This design comes from an exercise in tuning for small area, a short achievable clock period and few clock cycles on the open sky130 flow, not from production work.
The RTL was checked by simulation tests, not by an equivalence proof against the original design.
Power and IR drop assume default switching activity.

<file path="design/flow/design.v">
module Registers(
input logic clk,rst,
input logic RegWrite_ctr,
input logic [4:0]Read_Reg1,Read_Reg2,Write_Reg,
input logic [31:0]Write_Data,
output logic[31:0]Read_Data1,Read_Data2);
logic [31:0] Register [0:31];
always@(posedge clk or posedge rst)
  begin
    if(rst)begin
		Register[0]<=0;
		Register[1]<=0;
		Register[2]<=0;
		Register[3]<=0;
		Register[4]<=0;
		Register[5]<=0;
		Register[6]<=0;
		Register[7]<=0;
		Register[8]<=0;
		Register[9]<=0;
		Register[10]<=0;
		Register[11]<=0;
		Register[12]<=0;
		Register[13]<=0;
		Register[14]<=0;
		Register[15]<=0;
		Register[16]<=0;
		Register[17]<=0;
		Register[18]<=0;
		Register[19]<=0;
		Register[20]<=0;
		Register[21]<=0;
		Register[22]<=0;
		Register[23]<=0;
		Register[24]<=0;
		Register[25]<=0;
		Register[26]<=0;
		Register[27]<=0;
		Register[28]<=0;
		Register[29]<=0;
		Register[30]<=0;
		Register[31]<=0;
    end    
    else begin 
		if(RegWrite_ctr)begin
		  case(Write_Reg)
			5'd0:  Register[0]<=0;
			5'd1:  Register[1]<=Write_Data;
			5'd2:  Register[2]<=Write_Data;
			5'd3:  Register[3]<=Write_Data;
			5'd4:  Register[4]<=Write_Data;
			5'd5:  Register[5]<=Write_Data;
			5'd6:  Register[6]<=Write_Data;
			5'd7:  Register[7]<=Write_Data;
			5'd8:  Register[8]<=Write_Data;
			5'd9:  Register[9]<=Write_Data;
			5'd10: Register[10]<=Write_Data;
			5'd11: Register[11]<=Write_Data;
			5'd12: Register[12]<=Write_Data;
			5'd13: Register[13]<=Write_Data;
			5'd14: Register[14]<=Write_Data;
			5'd15: Register[15]<=Write_Data;
			5'd16: Register[16]<=Write_Data;
			5'd17: Register[17]<=Write_Data;
			5'd18: Register[18]<=Write_Data;
			5'd19: Register[19]<=Write_Data;
			5'd20: Register[20]<=Write_Data;
			5'd21: Register[21]<=Write_Data;
			5'd22: Register[22]<=Write_Data;
			5'd23: Register[23]<=Write_Data;
			5'd24: Register[24]<=Write_Data;
			5'd25: Register[25]<=Write_Data;
			5'd26: Register[26]<=Write_Data;
			5'd27: Register[27]<=Write_Data;
			5'd28: Register[28]<=Write_Data;
			5'd29: Register[29]<=Write_Data;
			5'd30: Register[30]<=Write_Data;
			5'd31: Register[31]<=Write_Data;
		  endcase
		end
    end
  end
always@(*) 
  begin
	  if((Read_Reg1 == Write_Reg )&& RegWrite_ctr && (Write_Reg != 5'd0))
	    Read_Data1=Write_Data;
	  else
		Read_Data1=Register[Read_Reg1];
  end
always@(*) 
    begin
	  if((Read_Reg2 == Write_Reg )&& RegWrite_ctr && (Write_Reg != 5'd0))
	    Read_Data2=Write_Data;
	  else
		Read_Data2=Register[Read_Reg2];
    end
endmodule
module Control_unit(
output logic Jump,Branch,MemRead,
output logic [3:0]MemWrite,
output logic ALUSrc,RegWrite,LB,PC_Imm_ctr,JALR,branch_inv,
output logic [2:0]Imm_type_control,
output logic [1:0]ALUOP,rdSrc,
output logic ChipSel,
output logic SB,
input [2:0]funct3,
input [6:0]opcode,
input [1:0]Imm_last2_bit
    );
always@(*)
  begin
    case(opcode)
	  7'b0000011:begin  
	    Imm_type_control=3'b001;  
		Jump=1'b0;                   
		Branch=1'b0;                 
		JALR=1'b0;                   
		MemRead=1'b1;                
		MemWrite=4'b1111;          
		ALUSrc=1'b1;                  
		RegWrite=1'b1;                
		ALUOP=2'b00;               
		rdSrc=2'b01;                 
        if(funct3==3'b000)LB=1'b1;                	   
		else LB=1'b0;
		PC_Imm_ctr=1'b0;               
        ChipSel=1'b1;                  
        branch_inv=1'b0;               
		SB=1'b0;		
	  end
	  7'b0100011:begin  
	    Imm_type_control=3'b010;  
		Jump=1'b0;                   
		Branch=1'b0;                 
		JALR=1'b0;                   
		MemRead=1'b0;                
		if(funct3==3'b000)
		  SB=1'b1;
		else SB=1'b0;   
		MemWrite=4'b0000; 
		ALUSrc=1'b1;                  
		RegWrite=1'b0;                
		ALUOP=2'b00;                
		rdSrc=2'b00;                 
        LB=1'b0;                	   
		PC_Imm_ctr=1'b0;               
        ChipSel=1'b1;                  
		branch_inv=1'b0;               
	  end
	  7'b1100011:begin  
	    Imm_type_control=3'b011;  
		Jump=1'b0;                   
		Branch=1'b1;                 
		JALR=1'b0;                   
		MemRead=1'b0;                
		MemWrite=4'b1111;                
		ALUSrc=1'b0;                  
		RegWrite=1'b0;                
		ALUOP=2'b01;                
		rdSrc=2'b00;                 
        LB=1'b0;                	   
		PC_Imm_ctr=1'b0;               
        ChipSel=1'b0;                  
        case(funct3)
		3'b000:branch_inv=1'b1;
		3'b001:branch_inv=1'b0;
		3'b100:branch_inv=1'b1;
		3'b101:branch_inv=1'b0;
		3'b110:branch_inv=1'b1;
		3'b111:branch_inv=1'b0;
		default:branch_inv=1'b1;
        endcase	
		SB=1'b0;
	  end
	  7'b0110011:begin  
	    Imm_type_control=3'b111;  
		Jump=1'b0;                   
		Branch=1'b0;                 
		JALR=1'b0;                   
		MemRead=1'b0;                
		MemWrite=4'b1111;                
		ALUSrc=1'b0;                  
		RegWrite=1'b1;                
		ALUOP=2'b10;                
		rdSrc=2'b00;                 
        LB=1'b0;                	   
		PC_Imm_ctr=1'b0;               
        ChipSel=1'b0;                  
		branch_inv=1'b0;               
		SB=1'b0;
	  end
	  7'b0010011:begin  
	    Imm_type_control=3'b001;  
		Jump=1'b0;                   
		Branch=1'b0;                 
		JALR=1'b0;                   
		MemRead=1'b0;                
		MemWrite=4'b1111;                
		ALUSrc=1'b1;                  
		RegWrite=1'b1;                
		ALUOP=2'b11;                
		rdSrc=2'b00;                 
        LB=1'b0;                	   
		PC_Imm_ctr=1'b0;               
        ChipSel=1'b0;                  
		branch_inv=1'b0;               
		SB=1'b0;
	  end
	  7'b1100111:begin  
	    Imm_type_control=3'b001;  
		Jump=1'b0;                   
		Branch=1'b0;                 
		JALR=1'b1;                   
		MemRead=1'b0;                
		MemWrite=4'b1111;                
		ALUSrc=1'b1;                  
		RegWrite=1'b1;                
		ALUOP=2'b00;                
		rdSrc=2'b10;                 
        LB=1'b0;                	   
		PC_Imm_ctr=1'b0;               
        ChipSel=1'b0;                  
		branch_inv=1'b0;               
		SB=1'b0;
	  end		
	  7'b0010111:begin  
	    Imm_type_control=3'b100;  
		Jump=1'b0;                   
		Branch=1'b0;                 
		JALR=1'b0;                   
		MemRead=1'b0;                
		MemWrite=4'b1111;                
		ALUSrc=1'b0;                  
		RegWrite=1'b1;                
		ALUOP=2'b10;                
		rdSrc=2'b11;                 
        LB=1'b0;                	   
		PC_Imm_ctr=1'b1;               
        ChipSel=1'b0;                  
		branch_inv=1'b0;               
		SB=1'b0;
	  end
	  7'b0110111:begin  
	    Imm_type_control=3'b100;  
		Jump=1'b0;                   
		Branch=1'b0;                 
		JALR=1'b0;                   
		MemRead=1'b0;                
		MemWrite=4'b1111;                
		ALUSrc=1'b0;                  
		RegWrite=1'b1;                
		ALUOP=2'b10;                
		rdSrc=2'b11;                 
        LB=1'b0;                	   
		PC_Imm_ctr=1'b0;               
        ChipSel=1'b0;                  
		branch_inv=1'b0;               
		SB=1'b0;
	  end
	  7'b1101111:begin  
	    Imm_type_control=3'b101;  
		Jump=1'b1;                   
		Branch=1'b0;                 
		JALR=1'b0;                   
		MemRead=1'b0;                
		MemWrite=4'b1111;                
		ALUSrc=1'b0;                  
		RegWrite=1'b1;                
		ALUOP=2'b10;                
		rdSrc=2'b10;                 
        LB=1'b0;                	   
		PC_Imm_ctr=1'b1;               
        ChipSel=1'b0;                  
		branch_inv=1'b0;               
		SB=1'b0;
	  end	  
	  default:begin 
	    Imm_type_control=3'b111;  
		Jump=1'b0;                   
		Branch=1'b0;                 
		JALR=1'b0;                   
		MemRead=1'b0;                
		MemWrite=4'b1111;                
		ALUSrc=1'b0;                  
		RegWrite=1'b0;                
		ALUOP=2'b11;                
		rdSrc=2'b00;                 
        LB=1'b0;                	   
		PC_Imm_ctr=1'b0;               
        ChipSel=1'b0;                  
		branch_inv=1'b0;               
		SB=1'b0;
	  end
	endcase
  end
endmodule  
module ALU(
output logic [31:0]ALU_result,
output logic ALU_zero,
input [31:0]ALU_in1,ALU_in2,
input [3:0]ALU_ctr
    );
always@(*)  
  begin
    case(ALU_ctr)
      4'b0000:ALU_result=ALU_in1+ALU_in2;  
      4'b0001:ALU_result=ALU_in1-ALU_in2;  
	  4'b0010:ALU_result=ALU_in1<<ALU_in2[4:0];  
      4'b0011:begin                       
          if($signed(ALU_in1)<$signed(ALU_in2)) ALU_result=1;
          else ALU_result=32'd0;end              	
      4'b0100:begin                       
          if(ALU_in1<ALU_in2) ALU_result=1;
          else ALU_result=32'd0;end              	     		  
      4'b0101:ALU_result=ALU_in1^ALU_in2;     
      4'b0110:ALU_result=ALU_in1>>ALU_in2[4:0];  
      4'b0111:ALU_result=$signed(ALU_in1)>>>ALU_in2[4:0];  
      4'b1000:ALU_result=ALU_in1|ALU_in2;     
      4'b1001:ALU_result=ALU_in1&ALU_in2;  
	  4'b1010:begin                        
          if(ALU_in1==ALU_in2) ALU_result=1;
          else ALU_result=32'd0;end 	  
      default:ALU_result=32'd0;      
    endcase
  end
always@(*)
  begin
    if(ALU_result==32'd0)
      ALU_zero=1'b1;
    else
      ALU_zero=1'b0;
  end  
endmodule
module ALU_control_unit(
output logic [3:0]ALU_ctr,
input [1:0]ALUop,
input [2:0]funct3,
input [6:0]funct7
    );
always@(*)
  begin
   if(ALUop==2'b00)
     begin
       ALU_ctr=4'b0000;  
     end
   else if(ALUop==2'b01)
     begin
       case(funct3)
	     3'b000: ALU_ctr=4'b1010;  
		 3'b001: ALU_ctr=4'b1010;  
		 3'b100: ALU_ctr=4'b0011;  
		 3'b101: ALU_ctr=4'b0011;  
		 3'b110: ALU_ctr=4'b0100;  
		 3'b111: ALU_ctr=4'b0100;  
		 default:ALU_ctr=4'b1111;
	   endcase
     end
   else if(ALUop==2'b10)  
     begin
       case(funct3)
	     3'b000: begin
		   if(funct7==7'b0000000) ALU_ctr=4'b0000;  
		   else ALU_ctr=4'b0001; end  
		 3'b001: ALU_ctr=4'b0010;  
		 3'b010: ALU_ctr=4'b0011;  
		 3'b011: ALU_ctr=4'b0100;  
		 3'b100: ALU_ctr=4'b0101;  
		 3'b101: begin
		   if(funct7==7'b0000000) ALU_ctr=4'b0110;  
		   else ALU_ctr=4'b0111; end  
		 3'b110: ALU_ctr=4'b1000;  
		 3'b111: ALU_ctr=4'b1001;  
	   endcase      
     end
	else if(ALUop==2'b11)  
     begin
       case(funct3)
	     3'b000: ALU_ctr=4'b0000;  
		 3'b001: ALU_ctr=4'b0010;  
		 3'b010: ALU_ctr=4'b0011;  
		 3'b011: ALU_ctr=4'b0100;  
		 3'b100: ALU_ctr=4'b0101;  
		 3'b101: begin
		   if(funct7==7'b0000000) ALU_ctr=4'b0110;  
		   else ALU_ctr=4'b0111; end  
		 3'b110: ALU_ctr=4'b1000;  
		 3'b111: ALU_ctr=4'b1001;  
	   endcase      
     end 
   else ALU_ctr=4'b1111;
  end
  endmodule
module Imm_Gen(
output logic [31:0]Imm_out,
input [31:0]Instruction,
input [2:0]Imm_type_control
);
always@(*)
begin
  case(Imm_type_control)
    3'b001: Imm_out={{20{Instruction[31]}},Instruction[31:20]};  
    3'b010: Imm_out={{20{Instruction[31]}},Instruction[31:25],Instruction[11:7]};  
    3'b011: Imm_out={{20{Instruction[31]}},Instruction[7],Instruction[30:25],Instruction[11:8],1'b0};  
    3'b100: Imm_out={Instruction[31:12],{12{1'b0}}};  
    3'b101: Imm_out={{12{Instruction[31]}},Instruction[19:12],Instruction[20],Instruction[30:21],1'b0};  
	default: Imm_out=32'b0;
  endcase
end
endmodule
module Forward_unit(
output logic [1:0]Forward_rs1,
output logic [1:0]Forward_rs2,
output logic [1:0]Forward_SW,
output logic WB_rs1_hazard,WB_rs2_hazard,
input [4:0]EX_rs1_addr,
input [4:0]EX_rs2_addr,
input [4:0]ID_rs1_addr,
input [4:0]ID_rs2_addr,
input [4:0]MEM_rd_addr,
input [4:0]WB_rd_addr,
input MEM_RegWrite,WB_RegWrite,
input [6:0]EX_OP
);
logic EX_rs1_hazard,MEM_rs1_hazard,EX_rs2_hazard,MEM_rs2_hazard;
always_comb  
begin
  if((MEM_RegWrite)&(MEM_rd_addr!=5'd0))begin
    if(EX_rs1_addr==MEM_rd_addr) EX_rs1_hazard=1'b1;
    else EX_rs1_hazard=1'b0;
    if(EX_rs2_addr==MEM_rd_addr) EX_rs2_hazard=1'b1;
    else EX_rs2_hazard=1'b0;	
  end
  else begin
    EX_rs1_hazard=1'b0;
	EX_rs2_hazard=1'b0;
  end
end
always_comb  
begin
  if((WB_RegWrite)&(WB_rd_addr!=5'd0))begin
    if((EX_rs1_addr==WB_rd_addr)&(!(EX_rs1_hazard))) MEM_rs1_hazard=1'b1;
    else MEM_rs1_hazard=1'b0;
    if((EX_rs2_addr==WB_rd_addr)&(!(EX_rs2_hazard))) MEM_rs2_hazard=1'b1;
    else MEM_rs2_hazard=1'b0;	
  end
  else begin
    MEM_rs1_hazard=1'b0;
	MEM_rs2_hazard=1'b0;
  end
end
always_comb  
begin
  if((WB_RegWrite)&(WB_rd_addr!=5'd0))begin
    if((ID_rs1_addr==WB_rd_addr)&(!(EX_rs1_hazard))) WB_rs1_hazard=1'b1;
    else WB_rs1_hazard=1'b0;
    if((ID_rs2_addr==WB_rd_addr)&(!(EX_rs2_hazard))) WB_rs2_hazard=1'b1;
    else WB_rs2_hazard=1'b0;	
  end
  else begin
    WB_rs1_hazard=1'b0;
	WB_rs2_hazard=1'b0;
  end
end
always_comb
begin
  if(EX_OP==7'd3)begin
    if((MEM_RegWrite)&&(EX_rs2_addr==MEM_rd_addr))
	  Forward_SW=2'd1;
	else if ((WB_RegWrite)&&(EX_rs2_addr==WB_rd_addr))
	  Forward_SW=2'd2;
	else 
	  Forward_SW=2'd0;
  end
  else Forward_SW=2'd0;
end
always_comb
begin
  case({EX_rs1_hazard,MEM_rs1_hazard})
  2'b00:Forward_rs1=2'b00;
  2'b01:Forward_rs1=2'b01;
  2'b10:Forward_rs1=2'b10;
  2'b11:Forward_rs1=2'b10;
  endcase
end
always_comb
begin
  case({EX_rs2_hazard,MEM_rs2_hazard})
  2'b00:Forward_rs2=2'b00;
  2'b01:Forward_rs2=2'b01;
  2'b10:Forward_rs2=2'b10;
  2'b11:Forward_rs2=2'b10;
  endcase
end
endmodule
module Hazard_Detection(
output logic stall,
input EX_MemRead,
input[4:0]ID_rs1_addr,ID_rs2_addr,
input[4:0]EX_rd_addr
);
always_comb
begin
  if(EX_MemRead)begin
    if((ID_rs1_addr==EX_rd_addr)|(ID_rs2_addr==EX_rd_addr)) stall=1'b1;
	else stall=1'b0;
  end
  else stall=1'b0;
end	
endmodule	
module CPU(
output logic IM_CS,IM_OE,DM_CS,DM_OE,
output logic [3:0]IM_WEB,DM_WEB,
output logic [31:0]IM_addr,DM_addr,
output logic [31:0]DM_Data_in,
input clk,rst,
input [31:0]IM_Data_out,DM_Data_out
);
logic PCSrc,PC_start;
logic [31:0]PC_in1,PC_in_,PC_add4,PC_add_Imm,PC_in,PC,Imm_add_rs1,PC_delay1,PC_add4_delay1;
logic [31:0]ID_PC_add4,ID_PC,ID_Instruction;
logic [31:0]ID_Read_Data1,ID_Read_Data2;
logic [31:0]Write_Data;
logic [31:0]ID_Imm_out; 
logic ID_Jump,ID_Branch,ID_MemRead;
logic [2:0]ID_Imm_type_control;
logic ID_ALUSrc,ID_RegWrite,ID_LB,ID_PC_Imm_ctr,ID_JALR,ID_Chipsel,ID_branch_inv;
logic [1:0]ID_ALUOP,ID_rdSrc;
logic [3:0]ID_MemWrite;
logic [4:0]ID_rs1_addr,ID_rs2_addr;
logic stall,stall2;
logic EX_Jump,EX_Branch,EX_MemRead;
logic EX_ALUSrc,EX_RegWrite,EX_LB,EX_PC_Imm_ctr,EX_JALR,EX_Chipsel,EX_branch_inv;
logic [1:0]EX_ALUOP,EX_rdSrc;
logic [3:0]EX_MemWrite; 
logic [31:0]EX_Read_Data1,EX_Read_Data2;
logic [31:0]EX_Imm_out,EX_PC_add4,EX_PC;
logic [4:0]EX_rd_addr;
logic [2:0]EX_funct3;
logic [6:0]EX_funct7;
logic [31:0]EX_Imm_out_shift1,EX_PC_add_Imm;
logic [31:0]ALU_in1,ALU_in2,EX_ALU_result;
logic [3:0]ALU_ctr;
logic EX_ALU_zero;
logic [4:0]EX_rs1_addr,EX_rs2_addr;
logic [1:0]Forward_rs1,Forward_rs2;
logic [31:0]Imm_or_ReadData2;
logic EX_stall;
logic MEM_Jump,MEM_Branch,MEM_JALR,MEM_MemRead,MEM_Chipsel,MEM_branch_inv;
logic MEM_RegWrite,MEM_LB,MEM_PC_Imm_ctr;
logic [1:0]MEM_rdSrc;
logic [3:0]MEM_MemWrite; 
logic [31:0]MEM_ALU_result,MEM_PC_add_Imm,MEM_PC_add4,MEM_Imm_out,MEM_Read_Data2;
logic MEM_ALU_zero;
logic [4:0]MEM_rd_addr;
logic [31:0]MEM_PC_add_Imm_or_Imm;
logic [31:0]MEM_DM_Data;
logic [31:0]MEM_forward;
logic MEM_stall;
logic WB_RegWrite,WB_LB;
logic [1:0]WB_rdSrc; 
logic [4:0]WB_rd_addr;
logic WB_MemRead;
logic [31:0]WB_PC_add4,WB_PC_add_Imm_or_Imm,WB_DM_Data_out,WB_ALU_result;
logic [31:0]DM_Data;
logic WB_stall;
logic stall_data;
logic WB_flush,MEM_flush,flush_data;
logic flush;
always_comb  
begin
  if(PCSrc) PC_in1=EX_PC_add_Imm;
  else  PC_in1=PC_add4; 
end	
logic PC_valid;
always@(posedge clk or posedge rst)
begin
  if(rst) PC_valid<=1'b0;
  else PC_valid<=1'b1;
end
always_comb  
begin
  case({EX_Jump,EX_JALR})   
    2'b00: PC_in_=PC_in1;           
	2'b01: PC_in_=Imm_add_rs1;      
	2'b10: PC_in_=EX_PC_add_Imm;       
	default: PC_in_=PC_in1;
  endcase
end
logic [31:0]PC_next;
always_comb 
begin
  if(stall) PC_next=PC-32'd8;
  else PC_next=PC_in_;
end
always@(posedge clk or posedge rst)
begin
  if(rst) PC<=32'd0; 
  else if(!PC_valid) PC<=32'd0;    
  else PC<=PC_next;
end
logic [31:0]Instruction;
always_comb
begin
  if(flush|stall|stall_data) Instruction=32'd0;
  else Instruction=IM_Data_out;
end
always_comb
begin
  PC_add4=PC+32'd4;
end
always_comb 
begin
  if(PC_valid) 
    IM_addr=PC;
  else IM_addr=32'd0;
  IM_WEB=4'b1111;
  IM_CS=1'b1;
  IM_OE=1'b1;
end
always@(posedge clk or posedge rst)
begin
if(rst)begin
    PC_delay1<=32'd0;
	PC_add4_delay1<=32'd0;
  end
  else if(flush|stall)begin
    PC_delay1<=32'd0;
	PC_add4_delay1<=32'd0;
  end
  else begin
    PC_delay1<=PC;
	PC_add4_delay1<=PC_add4;	
	end
end
always@(posedge clk or posedge rst)
begin
  if(rst)
    stall_data <= 1'b0;
  else
  begin
    if(stall==1'b1)
      stall_data <= 1'b1;
    else
      stall_data <= 1'b0;   
  end 
end
always@(posedge clk or posedge rst)
begin
  if(rst)begin
    ID_PC_add4<=32'd0;
	ID_PC<=32'd0;
	ID_Instruction<=32'd0;
  end  
  else begin
    if (flush_data|stall)begin
	  ID_PC_add4<=32'd0;
	  ID_PC<=32'd0;
	  ID_Instruction<=32'd0;	
	end
	else begin
	  ID_PC_add4<=PC_add4_delay1;
	  ID_PC<=PC_delay1;
	  if(PC-32'd4==32'hfffffffc)
	    ID_Instruction<=0; 
	  else
	    ID_Instruction<=Instruction; 
    end
  end
end
logic [4:0]ID_rd_addr;
assign ID_rs1_addr=ID_Instruction[19:15];
assign ID_rs2_addr=ID_Instruction[24:20];
assign ID_rd_addr=ID_Instruction[11:7];
always_comb
begin
  if(PCSrc|EX_JALR|EX_Jump)
    flush=1'b1;
  else 
    flush=1'b0;
end
assign flush_data=flush|MEM_flush;
logic WB_rs1_hazard,WB_rs2_hazard;
logic [31:0]Write_Data_;
logic [31:0]Read_Data1,Read_Data2;
assign Write_Data_=(WB_RegWrite)?Write_Data:32'd0;
Registers registers(
.Read_Data1(ID_Read_Data1),.Read_Data2(ID_Read_Data2), 
.clk(clk),.rst(rst),
.RegWrite_ctr(WB_RegWrite),    
.Read_Reg1(ID_rs1_addr),.Read_Reg2(ID_rs2_addr),.Write_Reg(WB_rd_addr),
.Write_Data(Write_Data_)
);
Imm_Gen Imm_gen(
.Imm_out(ID_Imm_out),
.Instruction(ID_Instruction),
.Imm_type_control(ID_Imm_type_control)
);
logic [1:0]Imm_last2_bit;
logic ID_SB;
assign Imm_last2_bit=ID_Imm_out[1:0];
Control_unit control_unit(
.Imm_type_control(ID_Imm_type_control),.Jump(ID_Jump),.Branch(ID_Branch),.MemRead(ID_MemRead),
.MemWrite(ID_MemWrite),.ALUSrc(ID_ALUSrc),.RegWrite(ID_RegWrite),.LB(ID_LB),.PC_Imm_ctr(ID_PC_Imm_ctr),.JALR(ID_JALR),.branch_inv(ID_branch_inv),
.ALUOP(ID_ALUOP),.rdSrc(ID_rdSrc),.ChipSel(ID_Chipsel),.SB(ID_SB),
.funct3(ID_Instruction[14:12]),
.opcode(ID_Instruction[6:0]),
.Imm_last2_bit(Imm_last2_bit)
);
logic [6:0]ID_opcode;
assign ID_opcode=ID_Instruction[6:0];
Hazard_Detection LW_hazard_detect(
.stall(stall),
.EX_MemRead(EX_MemRead),
.ID_rs1_addr(ID_rs1_addr),.ID_rs2_addr(ID_rs2_addr),
.EX_rd_addr(EX_rd_addr)
);
logic[6:0]ID_OP,EX_OP; 
logic EX_SB;
logic EX_Jump_delay1           ;
logic EX_Branch_delay1         ;
logic EX_JALR_delay1           ;
logic EX_MemRead_delay1        ;
logic [3:0]EX_MemWrite_delay1  ;
logic EX_ALUSrc_delay1         ;
logic EX_RegWrite_delay1       ;
logic [1:0]EX_ALUOP_delay1     ;
logic [1:0]EX_rdSrc_delay1     ;
logic EX_LB_delay1             ;
logic EX_SB_delay1             ;
logic EX_PC_Imm_ctr_delay1     ;
logic EX_Chipsel_delay1        ;
logic EX_branch_inv_delay1     ;
logic EX_stall_delay1          ;
assign ID_OP=ID_Instruction[6:0];
always@(posedge clk or posedge rst )  
begin
  if(rst)begin
	EX_Jump<=1'b0;                 
	EX_Branch<=1'b0;               
	EX_JALR<=1'b0;                 
	EX_MemRead<=1'b0;              
	EX_MemWrite<=4'b1111;             
	EX_ALUSrc<=1'b0;               
	EX_RegWrite<=1'b0;             
	EX_ALUOP<=2'b00;            
	EX_rdSrc<=2'b00;            
	EX_LB<=1'b0;  
    EX_SB<=1'b0;	
	EX_PC_Imm_ctr<=1'b0;
    EX_Chipsel<=1'b0;
    EX_branch_inv<=1'b0;	
	EX_stall<=1'b0;
  end
  else begin
   if(flush|stall)begin
		EX_Jump<=1'b0;                 
		EX_Branch<=1'b0;               
		EX_JALR<=1'b0;                 
		EX_MemRead<=1'b0;              
		EX_MemWrite<=4'b1111;             
		EX_ALUSrc<=1'b0;               
		EX_RegWrite<=1'b0;             
		EX_ALUOP<=2'b00;            
		EX_rdSrc<=2'b00;            
		EX_LB<=1'b0;  
		EX_SB<=1'b0;	
		EX_PC_Imm_ctr<=1'b0;
		EX_Chipsel<=1'b0;
		EX_branch_inv<=1'b0;	
		EX_stall<=1'b0;
   end
	else begin
		EX_Jump<=ID_Jump;                 
		EX_Branch<=ID_Branch;               
		EX_JALR<=ID_JALR;                 
		EX_MemRead<=ID_MemRead;              
		EX_MemWrite<=ID_MemWrite;             
		EX_ALUSrc<=ID_ALUSrc;               
		EX_RegWrite<=ID_RegWrite;             
		EX_ALUOP<=ID_ALUOP;            
		EX_rdSrc<=ID_rdSrc;            
		EX_LB<=ID_LB; 
        EX_SB<=ID_SB;		
		EX_PC_Imm_ctr<=ID_PC_Imm_ctr;  
		EX_Chipsel<=ID_Chipsel;	
	    EX_branch_inv<=ID_branch_inv;
		EX_stall<=stall;
	end
  end
end
logic [31:0]EX_Read_Data1_delay1;
logic [31:0]EX_Read_Data2_delay1;
logic [31:0]EX_Imm_out_delay1   ;
logic [4:0]EX_rd_addr_delay1    ;
logic [31:0]EX_PC_add4_delay1   ;
logic [31:0]EX_PC_delay1        ;
logic [2:0]EX_funct3_delay1     ;
logic [6:0]EX_funct7_delay1     ;
logic [4:0]EX_rs1_addr_delay1   ;
logic [4:0]EX_rs2_addr_delay1   ;
logic [6:0]EX_OP_delay1         ;
always@(posedge clk or posedge rst )  
begin
  if(rst)begin
    EX_Read_Data1    <=32'd0; 
    EX_Read_Data2    <=32'd0;
    EX_Imm_out       <=32'd0;	
	EX_rd_addr       <=5'd0;
	EX_PC_add4       <=32'd0;
	EX_PC            <=32'd0;
	EX_funct3        <=3'd0;
	EX_funct7        <=7'd0;
    EX_rs1_addr      <=5'd0;
	EX_rs2_addr      <=5'd0;
	EX_OP            <=7'd0; 
  end
  else if(flush|stall)begin
    EX_Read_Data1<=32'd0; 
    EX_Read_Data2<=32'd0;
    EX_Imm_out<=32'd0;	
	EX_rd_addr<=5'd0;
	EX_PC_add4<=32'd0;
	EX_PC<=32'd0;
	EX_funct3<=3'd0;
	EX_funct7<=7'd0;
    EX_rs1_addr<=5'd0;
	EX_rs2_addr<=5'd0;
	EX_OP<=7'd0; 
  end	
  else begin
    EX_Read_Data1<=ID_Read_Data1; 
    EX_Read_Data2<=ID_Read_Data2;
    EX_Imm_out<=ID_Imm_out;    
	EX_rd_addr<=ID_Instruction[11:7];
	EX_PC_add4<=ID_PC_add4;
	EX_PC<=ID_PC;
	EX_funct3<=ID_Instruction[14:12];
	EX_funct7<=ID_Instruction[31:25];
    EX_rs1_addr<=ID_rs1_addr;
	EX_rs2_addr<=ID_rs2_addr;
    EX_OP<=ID_OP;  
  end
end
logic[31:0]MEM_PC;
assign EX_Imm_out_shift1=EX_Imm_out; 
assign EX_PC_add_Imm=EX_Imm_out_shift1+EX_PC;  
ALU_control_unit alu_control_unit(
.ALU_ctr(ALU_ctr),
.ALUop(EX_ALUOP),
.funct3(EX_funct3),
.funct7(EX_funct7)
);
logic [31:0]ALU_in1_fw;
always_comb
begin
  case(Forward_rs1)
  2'b00:ALU_in1_fw=EX_Read_Data1;
  2'b01:ALU_in1_fw=Write_Data;
  2'b10:ALU_in1_fw=MEM_forward;
  default:ALU_in1_fw=EX_Read_Data1;
  endcase
end
assign ALU_in1= ALU_in1_fw;
logic [31:0]ALU_in2_fw;
always_comb
begin
  case(Forward_rs2)
  2'b00:ALU_in2_fw=EX_Read_Data2;
  2'b01:ALU_in2_fw=Write_Data;
  2'b10:ALU_in2_fw=MEM_forward;
  default:ALU_in2_fw=EX_Read_Data2;  
  endcase
end
assign ALU_in2=(EX_ALUSrc)?EX_Imm_out:ALU_in2_fw;
ALU alu(
.ALU_result(EX_ALU_result),
.ALU_zero(EX_ALU_zero),
.ALU_in1(ALU_in1),.ALU_in2(ALU_in2),
.ALU_ctr(ALU_ctr)
);
logic [1:0]Forward_SW;
Forward_unit forward_unit(
.Forward_rs1(Forward_rs1),
.Forward_rs2(Forward_rs2),
.Forward_SW(Forward_SW),
.WB_rs1_hazard(WB_rs1_hazard),
.WB_rs2_hazard(WB_rs2_hazard),
.EX_rs1_addr(EX_rs1_addr),
.EX_rs2_addr(EX_rs2_addr),
.ID_rs1_addr(ID_rs1_addr),
.ID_rs2_addr(ID_rs2_addr),
.MEM_rd_addr(MEM_rd_addr),
.WB_rd_addr(WB_rd_addr),
.MEM_RegWrite(MEM_RegWrite),
.WB_RegWrite(WB_RegWrite),
.EX_OP(EX_OP)
);
logic [31:0]MEM_ALU_in2;
logic MEM_SB;
always@(posedge clk or posedge rst )  
begin
  if(rst)begin
	MEM_Jump<=1'b0;                 
	MEM_Branch<=1'b0;               
	MEM_JALR<=1'b0;                 
	MEM_MemRead<=1'b0;              
	MEM_MemWrite<=4'b1111;                         
	MEM_RegWrite<=1'b0;                        
	MEM_rdSrc<=2'b00;            
	MEM_LB<=1'b0;    
	MEM_SB<=1'b0;      	
	MEM_PC_Imm_ctr<=1'b0;
    MEM_Chipsel<=1'b0;	
    MEM_flush<=1'b0;	
	MEM_stall<=1'b0;	
  end
	else begin
		MEM_Jump<=EX_Jump;                 
		MEM_Branch<=EX_Branch;               
		MEM_JALR<=EX_JALR;                 
		MEM_MemRead<=EX_MemRead;              
		MEM_MemWrite<=EX_MemWrite;                         
		MEM_RegWrite<=EX_RegWrite;                       
		MEM_rdSrc<=EX_rdSrc;            
		MEM_LB<=EX_LB;
        MEM_SB<=EX_SB;		
		MEM_PC_Imm_ctr<=EX_PC_Imm_ctr;
		MEM_Chipsel<=EX_Chipsel;	
        MEM_flush<=flush;
        MEM_stall<=EX_stall;		
	end
end
always@(posedge clk or posedge rst )  
begin
  if(rst)begin
    MEM_ALU_result   <=32'd0;
	MEM_ALU_zero     <=1'b0;
	MEM_PC_add_Imm   <=32'd0;
	MEM_PC_add4      <=32'd0;
	MEM_Imm_out      <=32'd0;
	MEM_Read_Data2   <=32'd0;
	MEM_rd_addr	     <=5'd0;
    MEM_ALU_in2<=32'd0;	
	MEM_PC<=32'd0;
  end
  else begin
    MEM_ALU_result   <=EX_ALU_result;
	MEM_ALU_zero     <=EX_ALU_zero  ;
	MEM_PC_add_Imm   <=EX_PC_add_Imm;
	MEM_PC_add4      <=EX_PC_add4   ;
	MEM_Imm_out      <=EX_Imm_out   ;
	MEM_Read_Data2   <=EX_Read_Data2;
	MEM_rd_addr	     <=EX_rd_addr   ;  
	if(Forward_SW==2'd1) MEM_ALU_in2<=MEM_ALU_result;
	else if (Forward_SW==2'd2) MEM_ALU_in2<=Write_Data;
	else MEM_ALU_in2	  	 <=ALU_in2_fw; 
	MEM_PC           <=EX_PC;
  end
end
logic condition_satisfy;
assign condition_satisfy=(EX_branch_inv)?(!EX_ALU_zero) : EX_ALU_zero;
assign PCSrc = EX_Branch & condition_satisfy;  
assign MEM_PC_add_Imm_or_Imm=(MEM_PC_Imm_ctr)? MEM_PC_add_Imm : MEM_Imm_out ;
assign PC_add_Imm=MEM_PC_add_Imm;
assign Imm_add_rs1=EX_ALU_result;
logic [3:0]MEM_SB_MemWrite;
logic [31:0]DM_SB_in;
logic WB_SB;
always_comb
begin
  if(MEM_SB)begin
    case(MEM_ALU_result[1:0])
	2'b00:begin
	  DM_SB_in={24'd0,MEM_ALU_in2[7:0]};
	  MEM_SB_MemWrite=4'b1110;
	end
	2'b01:begin
	  DM_SB_in={16'd0,MEM_ALU_in2[7:0],8'd0};
	  MEM_SB_MemWrite=4'b1101;
	end
	2'b10:begin
	  DM_SB_in={8'd0,MEM_ALU_in2[7:0],16'd0};
	  MEM_SB_MemWrite=4'b1011;
	end
	2'b11:begin
	  DM_SB_in={MEM_ALU_in2[7:0],24'd0};
	  MEM_SB_MemWrite=4'b0111;
	end
	endcase
  end
  else begin
    DM_SB_in=MEM_ALU_in2;
	MEM_SB_MemWrite=MEM_MemWrite;  
  end
end
logic [31:0]DM_SB_in_;
always_comb  
begin
  DM_CS=1'b1;
  DM_WEB=MEM_SB_MemWrite;
  if(DM_CS) DM_addr=MEM_ALU_result;
  else DM_addr=32'd0;
  DM_Data_in=DM_SB_in;
  DM_OE=WB_MemRead;
end
logic [7:0]WB_DM_byte;
assign WB_DM_byte=DM_Data_out[{WB_ALU_result[1:0],3'b000}+:8];
assign MEM_DM_Data=(WB_LB)?{{24{WB_DM_byte[7]}},WB_DM_byte}:DM_Data_out; 
always_comb
begin
  case(MEM_rdSrc)
    2'b00:MEM_forward=MEM_ALU_result;
	2'b10:MEM_forward=MEM_PC_add4;
	2'b11:MEM_forward=MEM_PC_add_Imm_or_Imm;
	default:MEM_forward=MEM_ALU_result;
  endcase
end
always@(posedge clk or posedge rst )  
begin
  if(rst)begin                                                                                               
	WB_rdSrc<=2'b00;            
	WB_LB<=1'b0;   
    WB_RegWrite<=1'b0;
	WB_flush<=1'b0;
	WB_MemRead<=1'b0;
	WB_stall<=1'b0;
	WB_SB<=1'b0;
  end
  else begin      
	WB_rdSrc<=MEM_rdSrc;            
	WB_LB<=MEM_LB;  
	WB_RegWrite<=MEM_RegWrite;
	WB_flush<=MEM_flush;	
	WB_MemRead<=MEM_MemRead;
	WB_stall<=MEM_stall;	
    WB_SB<=MEM_SB;	
  end
end
logic[31:0] WB_DM_Data;
always@(posedge clk or posedge rst )  
begin
  if(rst)begin	
	WB_PC_add4          <=32'd0;
	WB_PC_add_Imm_or_Imm<=32'd0;
	WB_rd_addr	        <=5'd0; 
    WB_DM_Data_out      <=32'd0; 
    WB_ALU_result 	    <=32'd0;
	WB_DM_Data         <=32'd0;
  end
  else begin
	WB_PC_add4          <=MEM_PC_add4;          
	WB_PC_add_Imm_or_Imm<=MEM_PC_add_Imm_or_Imm;    
	WB_rd_addr	        <=MEM_rd_addr; 
	WB_DM_Data_out      <=DM_Data_out;
    WB_ALU_result 	    <=MEM_ALU_result;	
	WB_DM_Data          <=MEM_DM_Data;
  end
end
always_comb
begin
  case(WB_rdSrc)
    2'b00:Write_Data=WB_ALU_result;
	2'b01:Write_Data=MEM_DM_Data;
	2'b10:Write_Data=WB_PC_add4;
	2'b11:Write_Data=WB_PC_add_Imm_or_Imm;
  endcase
end
endmodule
</file>
<file path="design/flow/run.sh">
#!/bin/bash
# synth_recipe.tcl (not shown) runs the flow's synth.tcl, then flattens the netlist and writes it again
# the make line also repeats each setting of config.mk as NAME=value (left out here)
make -C /OpenROAD-flow-scripts/flow DESIGN_CONFIG=/design/flow/config.mk WORK_HOME=/design/flow/orfs CLKGATE_MAP_FILE= SYNTH_SCRIPT=/design/flow/synth_recipe.tcl finish
</file>
<file path="design/flow/config.mk">
export PLATFORM = sky130hd
export DESIGN_NAME = CPU
export DESIGN_NICKNAME = CPU
export VERILOG_FILES = /design/flow/design.v
export SDC_FILE = /design/flow/constraint.sdc
export NUM_CORES = 8
export LEC_CHECK = 0
export CAP_MARGIN = 20
export CORE_MARGIN = 2
export CORE_UTILIZATION = 40
export SLEW_MARGIN = 20
</file>
<file path="design/flow/constraint.sdc">
create_clock -name core_clock -period 10.0 [get_ports {clk}]
set_input_delay 2.0000 -clock core_clock [delete_from_list [all_inputs] [get_ports {clk}]]
set_output_delay 2.0000 -clock core_clock [all_outputs]
set_load 0.01 [all_outputs]
</file>
Fig. 1: zoomed window
Scale bar: 10 µm. Window x 101 to 131, y 101 to 131 µm. Cells in grey, sequential cells in the stronger grey; small squares are vias.
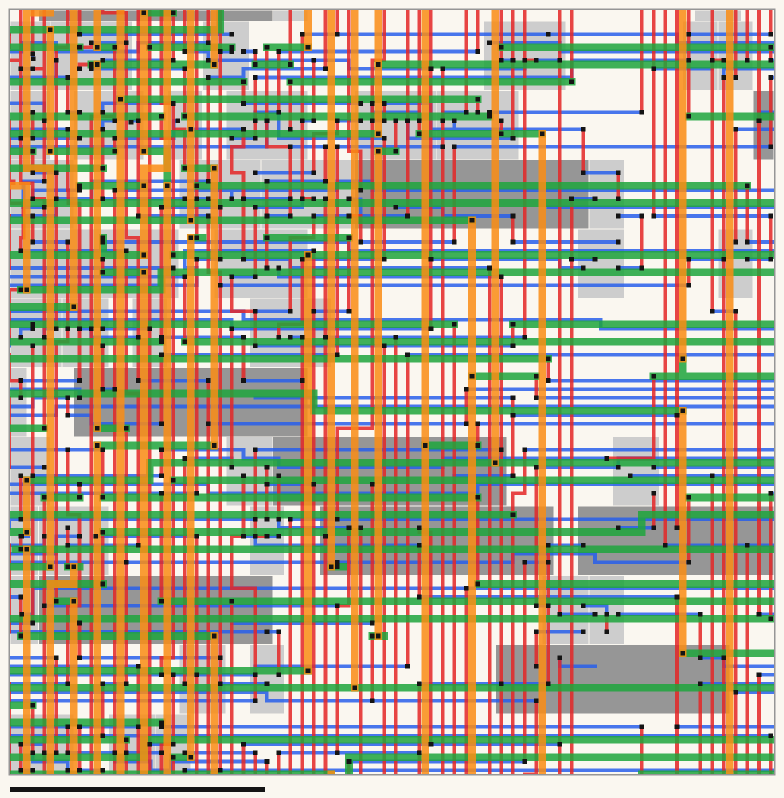
- metal 1: blue
- metal 2: red
- metal 4: orange
- metal 3: green
- most frequent: o21ai_0 (8), nand2_1 (7), dfrtp_1 (7)
- sequential cells in the window: 7
- cells with their middle in the window: 41
- netlist names of flops here include: registers.Register (7)

Fig. 2: the clock tree on the layout
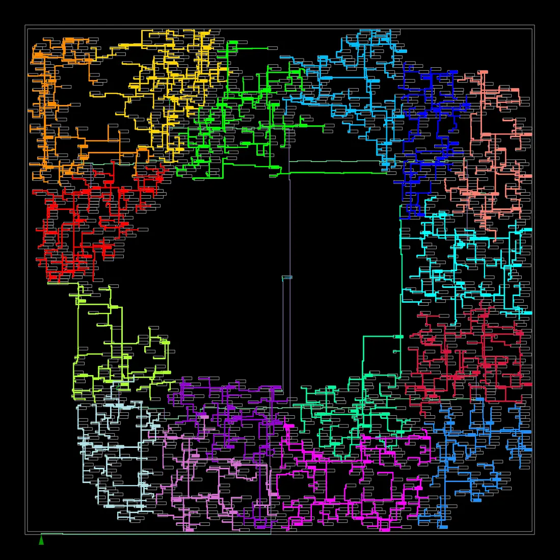
Root Driver: clkbuf_16
TritonCTS Buffers: 179
CTS sink cnt: 1667
H-tree Lvls: 4
FF+latch count: 1667

Fig. 3: routed clock nets over the placement
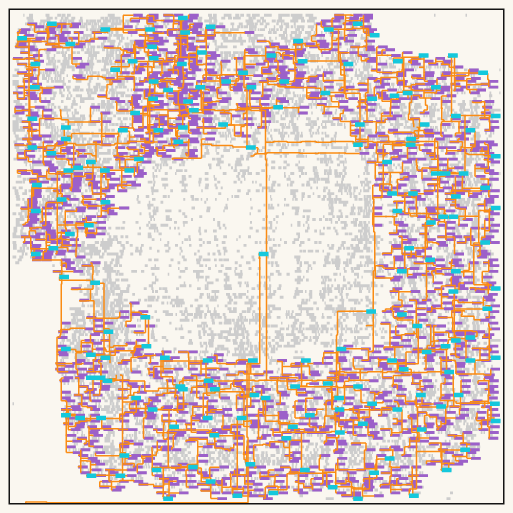
- clock drivers: cyan (count 179)
- clock wires: orange (length 22.1 mm)
- flip-flops: purple (count 1667)
- flops lie: all over the die
- routed clock nets: 180

Fig. 4: met3 routing
Cells faint in the background.
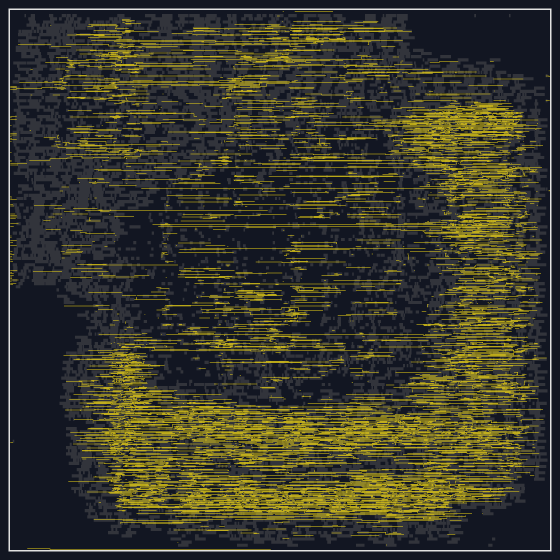
- main direction: horizontal
- nets with wire on the layer: 1574
- longest straight run: 285 µm

Fig. 5: nets reached from selected ports
Scale bar: 100 µm.
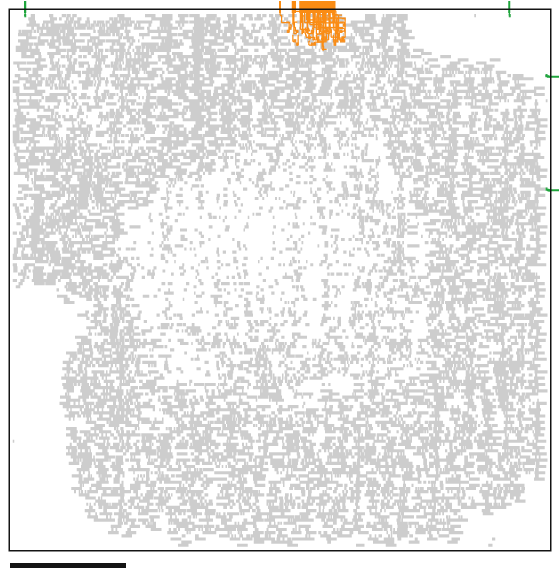
- IM_WEB: green (bits 4; direction output; edge 2 north, 2 east; end cells 4; buffers 0; wire 18.5 µm)
- DM_Data_in: orange (bits 32; direction output; edge north; end cells 32; buffers 32; wire 1100 µm)
Port Buffers: 166
count of boundary I/O pins: 174

==> impl_metrics.ini <==
[logic_synthesis]
netlist.area_leader.share_pct = 48.8
synth_edf_count = 0
syn_inst = 9172
ys_types = 108
yosysWarnings = 9
ys.flop_type = dfrtp_1
yosys-top-cells-area = dfrtp_1 (49%), o21ai_0 (6.9%), nand2_1 (5.8%), a22oi_1 (4.0%), clkbuf_1 (3.1%)
async_flop_share_pct = 100
ys_seq_area_share_pct = 48.9
synth_area_um2 = 85400
synth-seq-cells = 1667
syn_area_per_cell_um2 = 9.31
yosysTopAreaCell = dfrtp_1

[timing]
timing.fmax_ghz = 0.104
finalHoldViolCount = 0
setup_viol = 0
grt_setup_unrepaired = no
period_share_pct = 96.5
fin_hold_ws_ns = 0.342
slew_violations = 0
finalSetupTns_ns = 0
timing.final.crit_period_ns = 9.65
slew_headroom_pct = 18.0
worst_pin_slew_ns = 1.20
setup_slack_ns = 0.352
finClkSkew_ns = 0.0677

[place]
post_dp_cell_area_um2 = 93200
dp_slack_ns = -0.0766
gp_congestion = 1.09
dpl.hpwl_mm = 319

[finish]
fin_area_um2 = 99700
drive_above_1_share_pct = 12.9
area_growth_pct = 16.8
fin_nets = 9544
final_cell_mix = dfrtp_1 (1661), nand2_1 (1285), o21ai_0 (1179)
final_common_cell = dfrtp_1
nFillCells = 20000

[grt]
grt.overflow.total = 0
grt_pass1_wl_mm = 645
grt_max_degree = 162
grt_usage_pct = 42.4
grt_pass1_vias = 79100
antenna_found_initial = 45

[cts]
clk_latency_ns = 0.91
cts_tree = done
ctsLongestPathBuffers = 3
cts_resized = 0
holdBufCountCts = 0
post_cts_buffers = 0
clkTransAtPathRegs_ns = 0.06

[floorplan]
core_um2 = 212000
start_util_pct = 40.2
die_area_um2 = 217000
fp.dieW_um = 466
die_h_um = 466
row_count = 169

[job]
drv_cap = 0

[routing]
dr.pass1.iters = 13
wl_met3_mm = 64.8
drc_errors = 0
wl_met1_mm = 178
wirelength_mm = 471
vias = 84500
avgViaCountPerCell = 6.84
first_iter_violations = 16600
wire_per_inst_um = 38.2
routed-wl-met2_mm = 188
ant_nets = 0
top_layer = met5

[critical_path]
crit_type = in2reg
cpMaxStageDelayCell = a2111oi_0
worst_ep_arrival_time_ns = 10.42
start_kind = primary input
r2r_slack_ns = 0.83
endpoint_kind = register
critPathMaxStageDelay_ns = 0.67
path_max_fanout = 102
required_ns = 10.77
crit_top_cell = buf_4

[power]
ir_worst_vdd_mv = 0.174
power.density_nw_per_um2 = 224
leakage_nw = 45.1
p_total_w = 0.0223

[outcome]
outcome = complete, no violations

[worst_hold_path]
min_path_type = reg2reg
Testbench counts, summed over its fixed seeds: cycles 29,173.
## through the flow
stage	std cells	util [%]
2_1_floorplan	9179	-
3_3_place_gp	12000	43.9
3_5_place_dp	12000	43.9
4_1_cts	12300	47.0
5_1_grt	12300	47.0
6_report	12400	47.0
## layout make-up
type,count,area [µm²],area share [%]
clock buffer,245,5170,5.18
clock inverter,81,1280,1.28
tap,2821,3530,3.54
antenna,48,120,0.120
multi-input combinational,6503,40500,40.6
timing repair buffer,798,6710,6.73
sequential,1667,41700,41.8
inverter,187,714,0.716
## power by group
| group | internal [W] | switching (W) | total [W] |
|---|---|---|---|
| logic | 0.00231 | 0.00462 | 0.00692 |
| registers | 0.00738 | 0.000701 | 0.00808 |
| clock network | 0.00425 | 0.00307 | 0.00732 |
## synth_stat cells (14+ instances only)
| cell | count |
|---|---|
| o31ai_1 | 16 |
| a31oi_1 | 31 |
| buf_4 | 22 |
| o22ai_2 | 16 |
| mux2_2 | 72 |
| dfrtp_1 | 1665 |
| a221oi_1 | 277 |
| a2bb2oi_1 | 19 |
| o21bai_1 | 14 |
| ha_1 | 139 |
| a31o_2 | 16 |
| nor2b_1 | 31 |
| xnor2_1 | 101 |
| nor4_1 | 52 |
| a21oi_1 | 282 |
| a21o_1 | 53 |
| and3_1 | 21 |
| and2_1 | 285 |
| nand2b_1 | 36 |
| o21a_1 | 25 |
| o22ai_1 | 128 |
| nor2_1 | 488 |
| xor2_1 | 60 |
| nand3_1 | 216 |
| or2_2 | 14 |
| nand2_1 | 1309 |
| inv_1 | 179 |
| nand4_1 | 110 |
| o22a_1 | 66 |
| clkbuf_1 | 699 |
| mux2i_1 | 207 |
| a22o_1 | 233 |
| o21ai_0 | 1182 |
| o211ai_1 | 43 |
| a222oi_1 | 65 |
| nor3_1 | 144 |
| a22oi_1 | 460 |
| buf_1 | 41 |
| buf_2 | 51 |
| or3_1 | 24 |
| a211oi_1 | 43 |
## registers in the layout, summed over array words and instances (netlist names), 32 cells and up
name	cells
registers.Register	992
EX_Imm_out	32
EX_PC	32
EX_Read_Data1	32
EX_Read_Data2	32
ID_Instruction	32
ID_PC	32
MEM_ALU_in2	32
MEM_ALU_result	32
MEM_Imm_out	32
MEM_PC_add4	32
MEM_PC_add_Imm	32
PC	32
PC_add4_delay1	32
WB_ALU_result	32
WB_PC_add4	32
WB_PC_add_Imm_or_Imm	32
## cell families after synthesis
| family | share of synthesized area [%] |
|---|---|
| AO/OA/AOI/OAI | 24.3 |
| XOR/XNOR | 1.65 |
| adder cells (fa/ha/maj) | 2.11 |
| buffers and inverters | 4.72 |
| flip-flops | 48.9 |
| multiplexers | 3.45 |
| other | 0.00439 |
| AND/OR/NAND/NOR | 14.9 |
## worst max-delay path: cells and delay by family
kind | cells | cell delay (ns)
xor gates and xnor gates | 1 | 0.11
buffers and inverters | 11 | 2.43
AOI/OAI and AO/OA | 9 | 2.58
muxes | 1 | 0.52
and+or+nand+nor | 9 | 2.13
adders and majority gates | 1 | 0.38
## final timing paths
path / from / end / depth (start not counted)
setup / recovery: DM_Data_out[31] / EX_Read_Data2[27] / 32
setup reg to reg: WB_rdSrc[0] / EX_Read_Data2[27] / 31
max in group asynchronous: rst / PC[26] / 4
min in group asynchronous: rst / registers.Register[21][16] / 2
hold reg to reg: EX_PC_add4[7] / MEM_PC_add4[7] / 0
hold / removal: EX_PC_add4[7] / MEM_PC_add4[7] / 0
## routing by layer
layer  vias up  global-route usage, %
met5         -                   1.36
li1      33600                      -
met4        23                   27.4
met1     41300                   55.0
met2      7409                   58.5
met3      2242                   16.6

## separate check: timing with driven ports
Ports are ideal in the flow. The routed layout listed here was re-timed in OpenROAD.
Step 1 (the two cells are an assumption about what drives the block):
set clk [get_ports {clk}]
set_driving_cell -lib_cell sky130_fd_sc_hd__clkbuf_16 $clk
set_driving_cell -lib_cell sky130_fd_sc_hd__buf_2 [delete_from_list [all_inputs] $clk]
Step 2 also shifts input and output timing later by t, the mid clock arrival at the registers, as if the neighbouring blocks saw the same clock.
Slacks: ideal / step 1 / step 2; pairs: ideal / step 1.
t, ns: 0.960
setup WS [ns]: 0.352 / 0.419 / -0.541
hold slack, ns: 0.342 / 0.342 / 0.342
With both steps, setup timing fails in this run, where it was met with ideal ports. For this run, drivers alone change the setup slack by +0.067 ns; drivers and shift together by -0.893 ns.
